Context: an optimization exercise on an open-source flow, tuned for small area, a short achievable clock period and few clock cycles per item. The choices shown serve that exercise and are no tape-out recipe.
Only simulation tests tie the RTL to the original design; equivalence was not proved.
Power and IR drop assume default switching activity.

==> design/flow/design.v <==
module sdram_controller (
        input   clk,
        input   rst,
        output  sdram_cle,
        output  sdram_cs,
        output  sdram_cas,
        output  sdram_ras,
        output  sdram_we,
        output  sdram_dqm,
        output  [1:0]  sdram_ba,
        output  [12:0] sdram_a,
        input   [31:0] sdram_dqi,
        output  [31:0] sdram_dqo,
        input   [22:0] user_addr,    
        input   rw,                  
        input   [31:0] data_in,      
        output  [31:0] data_out,     
        output  busy,                
        input   in_valid,            
        output  out_valid            
    );
    localparam tCASL            = 13'd2;        
    localparam tPRE             = 13'd2;        
    localparam tACT             = 13'd2;        
    localparam tREF             = 13'd6;        
    localparam tRef_Counter     = 10'd750;     
    wire [22:0] addr;
    wire [12:0] Mapped_RA;
    wire [1:0]  Mapped_BA;
    wire [7:0]  Mapped_CA;
    reg        req_rw_q;
    reg [22:0] req_addr_q;
    reg [31:0] req_data_q;
    reg        start_q;
    wire        eff_rw   = start_q ? req_rw_q   : rw;
    wire [22:0] eff_addr = start_q ? req_addr_q : user_addr;
    wire [31:0] eff_data = start_q ? req_data_q : data_in;
    assign Mapped_RA = {eff_addr[22:10]};
    assign Mapped_BA = {eff_addr[9:8]};
    assign Mapped_CA = {eff_addr[7:0]};
    assign addr = {Mapped_RA, Mapped_BA, Mapped_CA};
    wire[22:0]next_input_addr;
    wire[22:0]next_addr;
    wire [12:0] next_Mapped_RA;
    wire [1:0]  next_Mapped_BA;
    wire [7:0]  next_Mapped_CA;
    assign next_input_addr = eff_addr + 8;  
    assign next_Mapped_RA = {next_input_addr[22:10]};
    assign next_Mapped_BA = {next_input_addr[9:8]};
    assign next_Mapped_CA = {next_input_addr[7:0]};
    assign next_addr = {next_Mapped_RA,next_Mapped_BA,next_Mapped_CA}; 
    reg [31:0] cache_d[0:1], cache_q[0:1];
    reg [22:0] cache_addr_d[0:1], cache_addr_q[0:1];
    reg [1:0]  cache_cnt_d[0:1], cache_cnt_q[0:1]; 
    reg [1:0]  cache_vld_d, cache_vld_q;
    localparam CMD_UNSELECTED    = 4'b1000;
    localparam CMD_NOP           = 4'b0111;
    localparam CMD_ACTIVE        = 4'b0011;
    localparam CMD_READ          = 4'b0101;
    localparam CMD_WRITE         = 4'b0100;
    localparam CMD_TERMINATE     = 4'b0110;
    localparam CMD_PRECHARGE     = 4'b0010;
    localparam CMD_REFRESH       = 4'b0001;
    localparam CMD_LOAD_MODE_REG = 4'b0000;
    localparam STATE_SIZE = 4;
    localparam INIT = 4'd0,
               WAIT = 4'd1,
               PRECHARGE_INIT = 4'd2,
               REFRESH_INIT_1 = 4'd3,
               REFRESH_INIT_2 = 4'd4,
               LOAD_MODE_REG = 4'd5,
               IDLE = 4'd6,
               REFRESH = 4'd7,
               ACTIVATE = 4'd8,
               READ = 4'd9,
               READ_RES = 4'd10,
               WRITE = 4'd11,
               PRECHARGE = 4'd12;
    reg cle_d, cle_q;
    reg dqm_q, dqm_d;
    reg [3:0] cmd_d, cmd_q;
    reg [1:0] ba_d, ba_q;
    reg [12:0] a_d, a_q;
    reg [31:0] dq_d, dq_q;
    reg [31:0] dqi_d, dqi_q;
    reg dq_en_d, dq_en_q;
    assign sdram_cle = cle_q;
    assign sdram_cs = cmd_q[3];
    assign sdram_ras = cmd_q[2];
    assign sdram_cas = cmd_q[1];
    assign sdram_we = cmd_q[0];
    assign sdram_dqm = dqm_q;
    assign sdram_ba = ba_q;
    assign sdram_a = a_q;
    assign sdram_dqo = dq_en_q ? dq_q : 32'h00000000;
    reg [STATE_SIZE-1:0] state_d, state_q;
    reg [STATE_SIZE-1:0] next_state_d, next_state_q;
    reg [22:0] addr_d, addr_q;
    reg [31:0] data_d, data_q;
    reg out_valid_d, out_valid_q;
    reg [15:0] delay_ctr_d, delay_ctr_q;
    reg [9:0] refresh_ctr_d, refresh_ctr_q;
    reg refresh_flag_d, refresh_flag_q;
    reg ready_d, ready_q;
    reg start_d;
    reg rw_op_d, rw_op_q;
    reg [3:0] row_open_d, row_open_q;
    reg [12:0] row_addr_d[3:0], row_addr_q[3:0];
    reg [2:0] precharge_bank_d, precharge_bank_q;
    integer i;
    assign data_out = data_q;
    assign busy = !ready_q;
    assign out_valid = out_valid_q;
    always @* begin
        dq_d = dq_q;
        dqi_d = sdram_dqi;
        dq_en_d = 1'b0;  
        cle_d = cle_q;
        cmd_d = CMD_NOP;  
        dqm_d = 1'b0;
        ba_d = 2'd0;
        a_d = 13'd0;
        state_d = state_q;
        next_state_d = next_state_q;
        delay_ctr_d = delay_ctr_q;
        addr_d = addr_q;
        data_d = data_q;
        out_valid_d = 1'b0;
        precharge_bank_d = precharge_bank_q;
        rw_op_d = rw_op_q;
        ready_d = ready_q;
        start_d = start_q;
        row_open_d = row_open_q;
        for (i = 0; i < 4; i = i + 1)
            row_addr_d[i] = row_addr_q[i];
        refresh_flag_d = refresh_flag_q;
        refresh_ctr_d = refresh_ctr_q + 1'b1;
        if (refresh_ctr_q > tRef_Counter) begin
            refresh_ctr_d = 10'd0;
            refresh_flag_d = 1'b1;
        end
        cache_d[0] = cache_q[0];
        cache_d[1] = cache_q[1];
        cache_addr_d[0] = cache_addr_q[0];
        cache_addr_d[1] = cache_addr_q[1];
        cache_cnt_d[0] = cache_cnt_q[0];
        cache_cnt_d[1] = cache_cnt_q[1];
        cache_vld_d = cache_vld_q;
        case(cache_cnt_q[0])
            0:begin
                cache_d[0] = sdram_dqi;
                cache_cnt_d[0] = 2'b11;
            end
            1:cache_cnt_d[0] = 2'b00;
            2:cache_cnt_d[0] = 2'b01;
        endcase
        case(cache_cnt_q[1])
            0:begin
                cache_d[1] = sdram_dqi;
                cache_cnt_d[1] = 2'b11;
            end
            1:cache_cnt_d[1] = 2'b00;
            2:cache_cnt_d[1] = 2'b01;
        endcase
        case (state_q)
            INIT: begin
                row_open_d = 4'b0;
                out_valid_d = 1'b0;
                a_d = {3'b000, 1'b0, 2'b00, 3'b010, 1'b0, 3'b010};  
                ba_d = 2'b0;
                cle_d = 1'b1;
                state_d = WAIT;
                delay_ctr_d = 16'd0;
                next_state_d = IDLE;
                refresh_flag_d = 1'b0;
                refresh_ctr_d = 10'b1;
                ready_d = 1'b0;
                dq_en_d = 1'b0;
            end
            WAIT: begin
                delay_ctr_d = delay_ctr_q - 1'b1;
                if (delay_ctr_q == 13'd0) begin
                    state_d = next_state_q;
                end
            end
            IDLE: begin
            	start_d = start_q;
                if (ready_q && in_valid) begin
                        start_d = 1'd1;
                end
                if (refresh_flag_q) begin  
                    ready_d = 1'b0;
                    state_d = PRECHARGE;
                    next_state_d = REFRESH;
                    precharge_bank_d = 3'b100;  
                    refresh_flag_d = 1'b0;  
                end 
                else if ((ready_q && in_valid) || start_q) begin  
                    start_d = 1'd0;
                    ready_d = 1'b0;  
                    rw_op_d = eff_rw;  
                    addr_d = addr;
                    if (eff_rw)  
                        data_d = eff_data;
                    if (row_open_q[addr[9:8]]) begin
                        if (row_addr_q[addr[9:8]] == addr[22:10]) begin  
                            if (eff_rw)
                                state_d = WRITE;
                            else begin
                                if (cache_vld_q[addr[2]] && cache_cnt_q[addr[2]] == 2'b11 && cache_addr_q[addr[2]] == addr[22:0]) begin  
                                    out_valid_d = 1'b1;
                                    data_d = cache_q[addr[2]];
                                    if(row_open_q[next_addr[9:8]] && row_addr_q[next_addr[9:8]] == next_addr[22:10]) begin
                                        cmd_d = CMD_READ;
                                        a_d = {2'b0, 1'b0, next_addr[7:0], 2'b0};
                                        ba_d = next_addr[9:8];
                                        cache_addr_d[next_addr[2]] = next_addr;
                                        cache_cnt_d[next_addr[2]] = 2;
                    cache_vld_d[next_addr[2]] = 1'b1;
                                    end
                                end
                                else begin                  
                                    state_d = READ;
                                end
                            end
                        end 
                        else begin  
                            state_d = PRECHARGE;  
                            precharge_bank_d = {1'b0, addr[9:8]};
                            next_state_d = ACTIVATE;  
                        end
                    end 
                    else begin  
                        state_d = ACTIVATE;  
                    end
                end
                else if (!ready_q) begin
                    ready_d = 1;
                end
            end
            REFRESH: begin
                cmd_d = CMD_REFRESH;
                state_d = WAIT;
                delay_ctr_d = tREF;
                next_state_d = IDLE;
            end
            ACTIVATE: begin
                cmd_d = CMD_ACTIVE;
                a_d = addr_q[22:10];
                ba_d = addr_q[9:8];
                delay_ctr_d = tACT;
                state_d = WAIT;
                if (rw_op_q)
                    next_state_d = WRITE;
                else
                    next_state_d = READ;
                row_open_d[addr_q[9:8]] = 1'b1;  
                row_addr_d[addr_q[9:8]] = addr_q[22:10];
            end
            READ: begin
                cmd_d = CMD_READ;
                a_d = {2'b0, 1'b0, addr_q[7:0], 2'b0};
                ba_d = addr_q[9:8];
                state_d = WAIT;
                delay_ctr_d = tCASL; 
                next_state_d = READ_RES;
            end
            READ_RES: begin
                data_d = dqi_q;  
                out_valid_d = 1'b1;
                state_d = IDLE;
                if (row_open_q[next_addr[9:8]] && row_addr_q[next_addr[9:8]] == next_addr[22:10]) begin
                    cmd_d = CMD_READ;
                    a_d = {2'b0, 1'b0, next_addr[7:0], 2'b0};  
                    ba_d = next_addr[9:8];
                    cache_addr_d[next_addr[2]] = next_addr;
                    cache_cnt_d[next_addr[2]] = 2;
                    cache_vld_d[next_addr[2]] = 1'b1;
            	end
            end
            WRITE: begin
                cmd_d = CMD_WRITE;
                dq_d = data_q;
                dq_en_d = 1'b1;  
                a_d = {2'b0, 1'b0, addr_q[7:0], 2'b00};
                ba_d = addr_q[9:8];
                for (i = 0; i < 2; i = i + 1) begin
                    if (cache_addr_q[i] == addr_q) begin
                        cache_d[i] = data_q;
                        cache_cnt_d[i] = 2'b11;
                    end
                end
                state_d = IDLE;
            end
            PRECHARGE: begin
                cmd_d = CMD_PRECHARGE;
                a_d[10] = precharge_bank_q[2];  
                ba_d = precharge_bank_q[1:0];
                state_d = WAIT;
                delay_ctr_d = tPRE;
                if (precharge_bank_q[2]) begin
                    row_open_d = 4'b0000;  
                end else begin
                    row_open_d[precharge_bank_q[1:0]] = 1'b0;  
                end
            end
            default: state_d = INIT;
        endcase
    end
    always @(posedge clk) begin
        if(rst) begin
            cle_q <= 1'b0;
            dq_en_q <= 1'b0;
            state_q <= INIT;
            ready_q <= 1'b0;
            start_q <= 1'b0;
            cache_q[0] <= 0;
            cache_addr_q[0] <= 0;
            cache_cnt_q[0] <= 2'b11;
            cache_q[1] <= 0;
            cache_addr_q[1] <= 0;
            cache_cnt_q[1] <= 2'b11;
            cache_vld_q <= 2'b00;
        end else begin
            cle_q <= cle_d;
            dq_en_q <= dq_en_d;
            state_q <= state_d;
            ready_q <= ready_d;
            start_q <= start_d;
            cache_q[0] <= cache_d[0];
            cache_addr_q[0] <= cache_addr_d[0];
            cache_cnt_q[0] <= cache_cnt_d[0];
            cache_q[1] <= cache_d[1];
            cache_addr_q[1] <= cache_addr_d[1];
            cache_cnt_q[1] <= cache_cnt_d[1];
            cache_vld_q <= cache_vld_d;
        end
        cmd_q <= cmd_d;
        dqm_q <= dqm_d;
        ba_q <= ba_d;
        a_q <= a_d;
        dq_q <= dq_d;
        dqi_q <= dqi_d;
        next_state_q <= next_state_d;
        refresh_flag_q <= refresh_flag_d;
        refresh_ctr_q <= refresh_ctr_d;
        data_q <= data_d;
        addr_q <= addr_d;
        out_valid_q <= out_valid_d;
        row_open_q <= row_open_d;
        for (i = 0; i < 4; i = i + 1)
            row_addr_q[i] <= row_addr_d[i];
        precharge_bank_q <= precharge_bank_d;
        rw_op_q <= rw_op_d;
        if (state_q == IDLE && ready_q && in_valid) begin
            req_rw_q <= rw;
            req_addr_q <= user_addr;
            req_data_q <= data_in;
        end
        delay_ctr_q <= delay_ctr_d;
    end
endmodule
==> design/flow/run.sh <==
#!/bin/bash
# synth_recipe.tcl (not shown) runs the flow's synth.tcl, then flattens the netlist and writes it again
# the make line also repeats each setting of config.mk as NAME=value (left out here)
make -C /OpenROAD-flow-scripts/flow DESIGN_CONFIG=/design/flow/config.mk WORK_HOME=/design/flow/orfs CLKGATE_MAP_FILE= SYNTH_SCRIPT=/design/flow/synth_recipe.tcl finish
==> design/flow/config.mk <==
export PLATFORM = sky130hd
export DESIGN_NAME = sdram_controller
export DESIGN_NICKNAME = sdram_controller
export VERILOG_FILES = /design/flow/design.v
export SDC_FILE = /design/flow/constraint.sdc
export NUM_CORES = 4
export LEC_CHECK = 0
export CAP_MARGIN = 20
export CORE_MARGIN = 2
export CORE_UTILIZATION = 40
export SLEW_MARGIN = 20
==> design/flow/constraint.sdc <==
create_clock -name core_clock -period 4.2 [get_ports {clk}]
set_input_delay 0.8400 -clock core_clock [delete_from_list [all_inputs] [get_ports {clk}]]
set_output_delay 0.8400 -clock core_clock [all_outputs]
set_load 0.01 [all_outputs]
Figure 1. Metal 1.
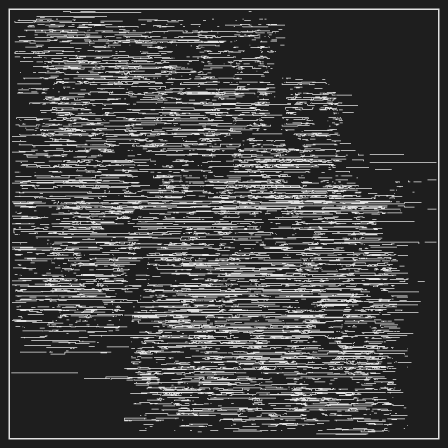
main direction	horizontal
nets with wire on the layer	2023
longest straight run	75.9 µm
share of all routed wire	45%
wire length on this layer	26.0 mm
via count: 14725
final wirelength: 58300 µm

Figure 2. The metal 2 layer.
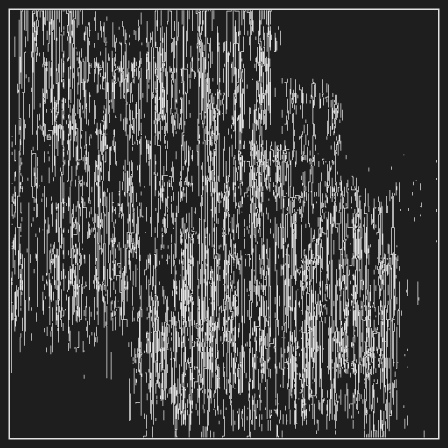
longest straight run	99.6 µm
nets with wire on the layer	1851
main direction	vertical
GR Util met2: 36.3%

Figure 3. M3 wires.
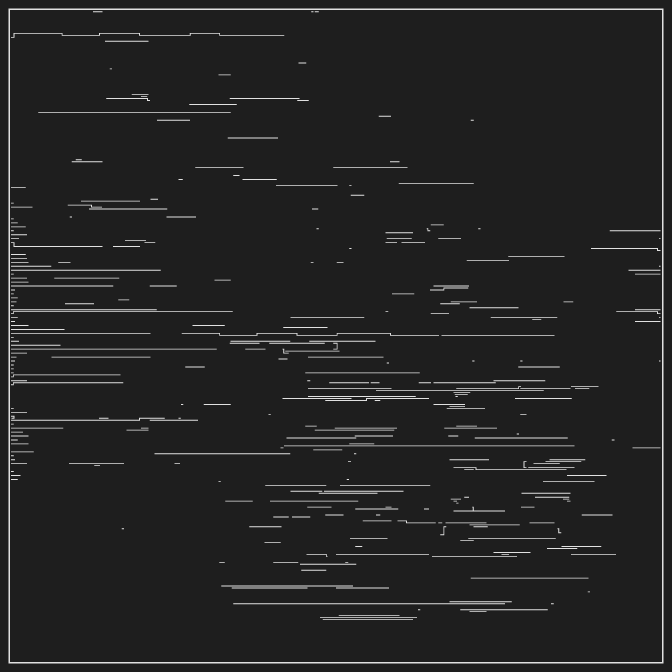
longest straight run	99.8 µm
share of all routed wire	6.4%
wire length on this layer	3740 µm
met3 GRT Util: 4.13%

Figure 4. Signal wires on met4.
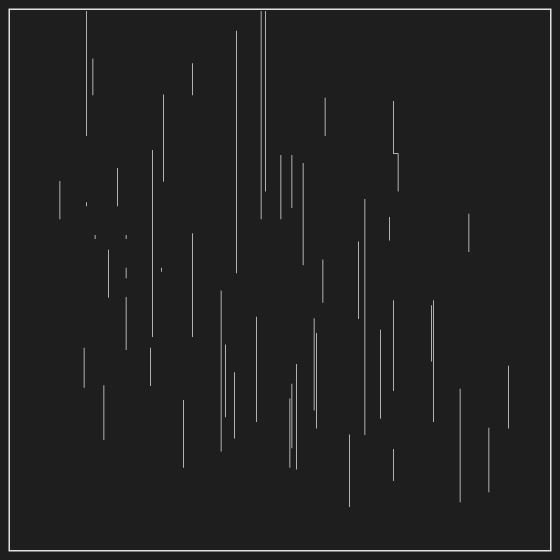
share of all routed wire	2.8%
wire length on this layer	1610 µm
longest straight run	101 µm
nets with wire on the layer	30
main direction	vertical

==> run_results.csv <==
group,metric,value,unit
synth,synth.avg_cell_area,11.0,µm²
floorplanning,start_util,40.6,%
sta,worst_pin_slew,1.01,ns
status,status,"no timing/DRC/antenna violations",
clocking,cts.path.max_buffers,3,
pwr,ir_drop,286,µV
detailed_routing,drcViolationCount,0,
cells_and_area,fin_nets,2141,
cells_and_area,final_core_util,50.9,%
grt,track_usage,22.7,%
floorplanning,io_pins,178,
cells_and_area,syn_to_final_growth,25.4,%
synth,async_reset_ff_share,0,%
pwr,p_int,7.45,mW
cells_and_area,multi_input_area,0.00858,mm²
sta,slew_headroom,32.4,%
synth,netlist_area,0.0195,mm²
sta,fin_crit,4.09,ns
clocking,root_buffer,"clkbuf_16",
detailed_routing,dr.pass1.iters,7,
setup_path,critPathKind,"in -> reg",
synth,synth_top_family_by_area,"multiplexers",
setup_path,r2r_slack,0.17,ns
sta,max_freq,245,MHz
hold_path,hp-class,"reg -> reg",
synth,yosys.area.top_type_share,34.4,%
grt,antenna_found_initial,5,
detailed_routing,viasPerCell,5.46,
pwr,p_comb_share,14.3,%
setup_path,worstSetupStartpointType,"input pin",
synth,synth_edf_count,223,
synth,syn_inst,1778,
cells_and_area,drive_gt1_share,15.3,%
clocking,clk_latency,0.58,ns
floorplanning,core,0.0479,mm²
sta,hold_viol_final,0,
pwr,p_per_area,411,mW/mm²
sta,layout_worst_path_cycle_share,97.3,%
cells_and_area,instances_no_fill,2697,
placement,gp_congestion,0.902,
clocking,numCtsBuffers,46,
synth,synthSimpleGateAreaFrac,13.0,%
Testbench counts, summed over its fixed seeds: cycles 114,255, items 12,000.
-- worst max-delay path: stages --
cell and delay, ns:
clkdlybuf4s50_1 0.60, nand4b_1 0.29, a222oi_1 0.45, buf_4 0.23, nand4_1 0.14, xnor2_1 0.40, xor2_2 0.15, or4b_4 0.56
nor3_4 0.21, and4_4 0.34, clkbuf_16 0.19, mux2i_1 0.18
-- power groups by stage --
stage / Sequential [mW] / Combinational, mW / Clock (mW)
floorplan: 4.60 / 0.835 / 0
global placement: 4.61 / 1.39 / 0
detailed placement: 4.62 / 1.41 / 0
CTS: 4.53 / 1.42 / 4.15
global route: 4.55 / 1.57 / 4.29
finish: 4.53 / 1.43 / 4.07
-- cell families (layout without fill, tap and decap cells) --
logic type / Yosys count / after routing
xor+xnor: 127 / 127
mux: 288 / 288
compound gates: 272 / 272
buf+inv: 145 / 446
fa+ha+maj: 8 / 8
flops: 408 / 408
simple gates: 529 / 529
other cells: 1 / 4
-- sequential cells by signal (all words and copies together) (netlist names), 16 cells and up --
signal / cells
req_data_q: 32
delay_ctr_q: 16
row_addr_q: 52
addr_q: 23
req_addr_q: 23
dq_q: 32
cache_addr_q: 45
data_q: 32
cache_q: 64
dqi_q: 32
-- final cells by class --
cell class	instances	share of cell area, %
sequential	408	42.6
multi-input combinational	1226	35.2
timing repair buffer	312	12.1
clock buffer	70	5.41
tap	615	3.15
clock inverter	16	0.805
inverter	48	0.738
antenna	2	0.0205
-- worst paths after layout --
path	start	endpoint
max	user_addr[5]	cache_addr_q[1][13]
min	cache_vld_q[0]	cache_vld_q[0]
max reg2reg	start_q	cache_addr_q[1][13]
min reg2reg	cache_vld_q[0]	cache_vld_q[0]
-- cell usage after synthesis (30+ instances only) --
| cell type | number |
|---|---|
| edfxtp_1 | 223 |
| mux2i_1 | 208 |
| nor2_1 | 207 |
| dfxtp_1 | 185 |
| a21oi_1 | 148 |
| nand2_1 | 131 |
| xnor2_1 | 96 |
| clkbuf_1 | 70 |
| mux2_2 | 68 |
| o21ai_0 | 60 |
| inv_1 | 44 |
| and2_1 | 35 |
| xor2_1 | 30 |
-- per-layer routing --
metal  share of wire [%]  vias to the layer above
met5               0.072                        -
met4                 2.8                        6
met3                 6.4                      106
met2                  46                      470
met1                  45                     7264
li1                    -                     6879
-- metrics by stage --
stage	setup TNS [ns]	setup WS [ns]	total power, mW
finish	0	0.111	10.0
detailed placement	-49.53	-0.614	6.03
global placement	-40.51	-0.497	6.00
floorplan	-0.907	-0.0454	5.44
global route	-0.483	-0.0462	10.4
CTS	0	0.00278	10.1
-- repair_timing --
action,in CTS,in global routing
resized for setup,0,9
cloned,0,3
pin swaps,1,7
endpoints found under the setup margin,21,61
buffers inserted,1,4

==> port drivers added, routing unchanged <==
No port has a modelled driver above. Below, the same layout with a new extraction and two added sets of constraints.
Step 1, drivers: a clkbuf_16 drives clk and a buf_2 each remaining input, both assumed.
Step 2 times the ports against the registers' clock, not the clock port: input delays grow and output delays shrink by t, the midpoint of the rising clock arrivals with the driver on.
a / b / c = ideal ports / drivers / drivers and shift; a / b = the first two.
t, ns: 0.625
slack for setup (ns): 0.111 / 0.139 / -0.487
worst setup path after step 2: input to register
latest minus earliest clock arrival (ns): 0.025 / 0.025
cell pins on the clock port's net: 1
With both steps, setup timing fails in this run, where it was met with ideal ports. The setup slack of this run moves by +0.028 ns with the drivers and by -0.598 ns with both steps.
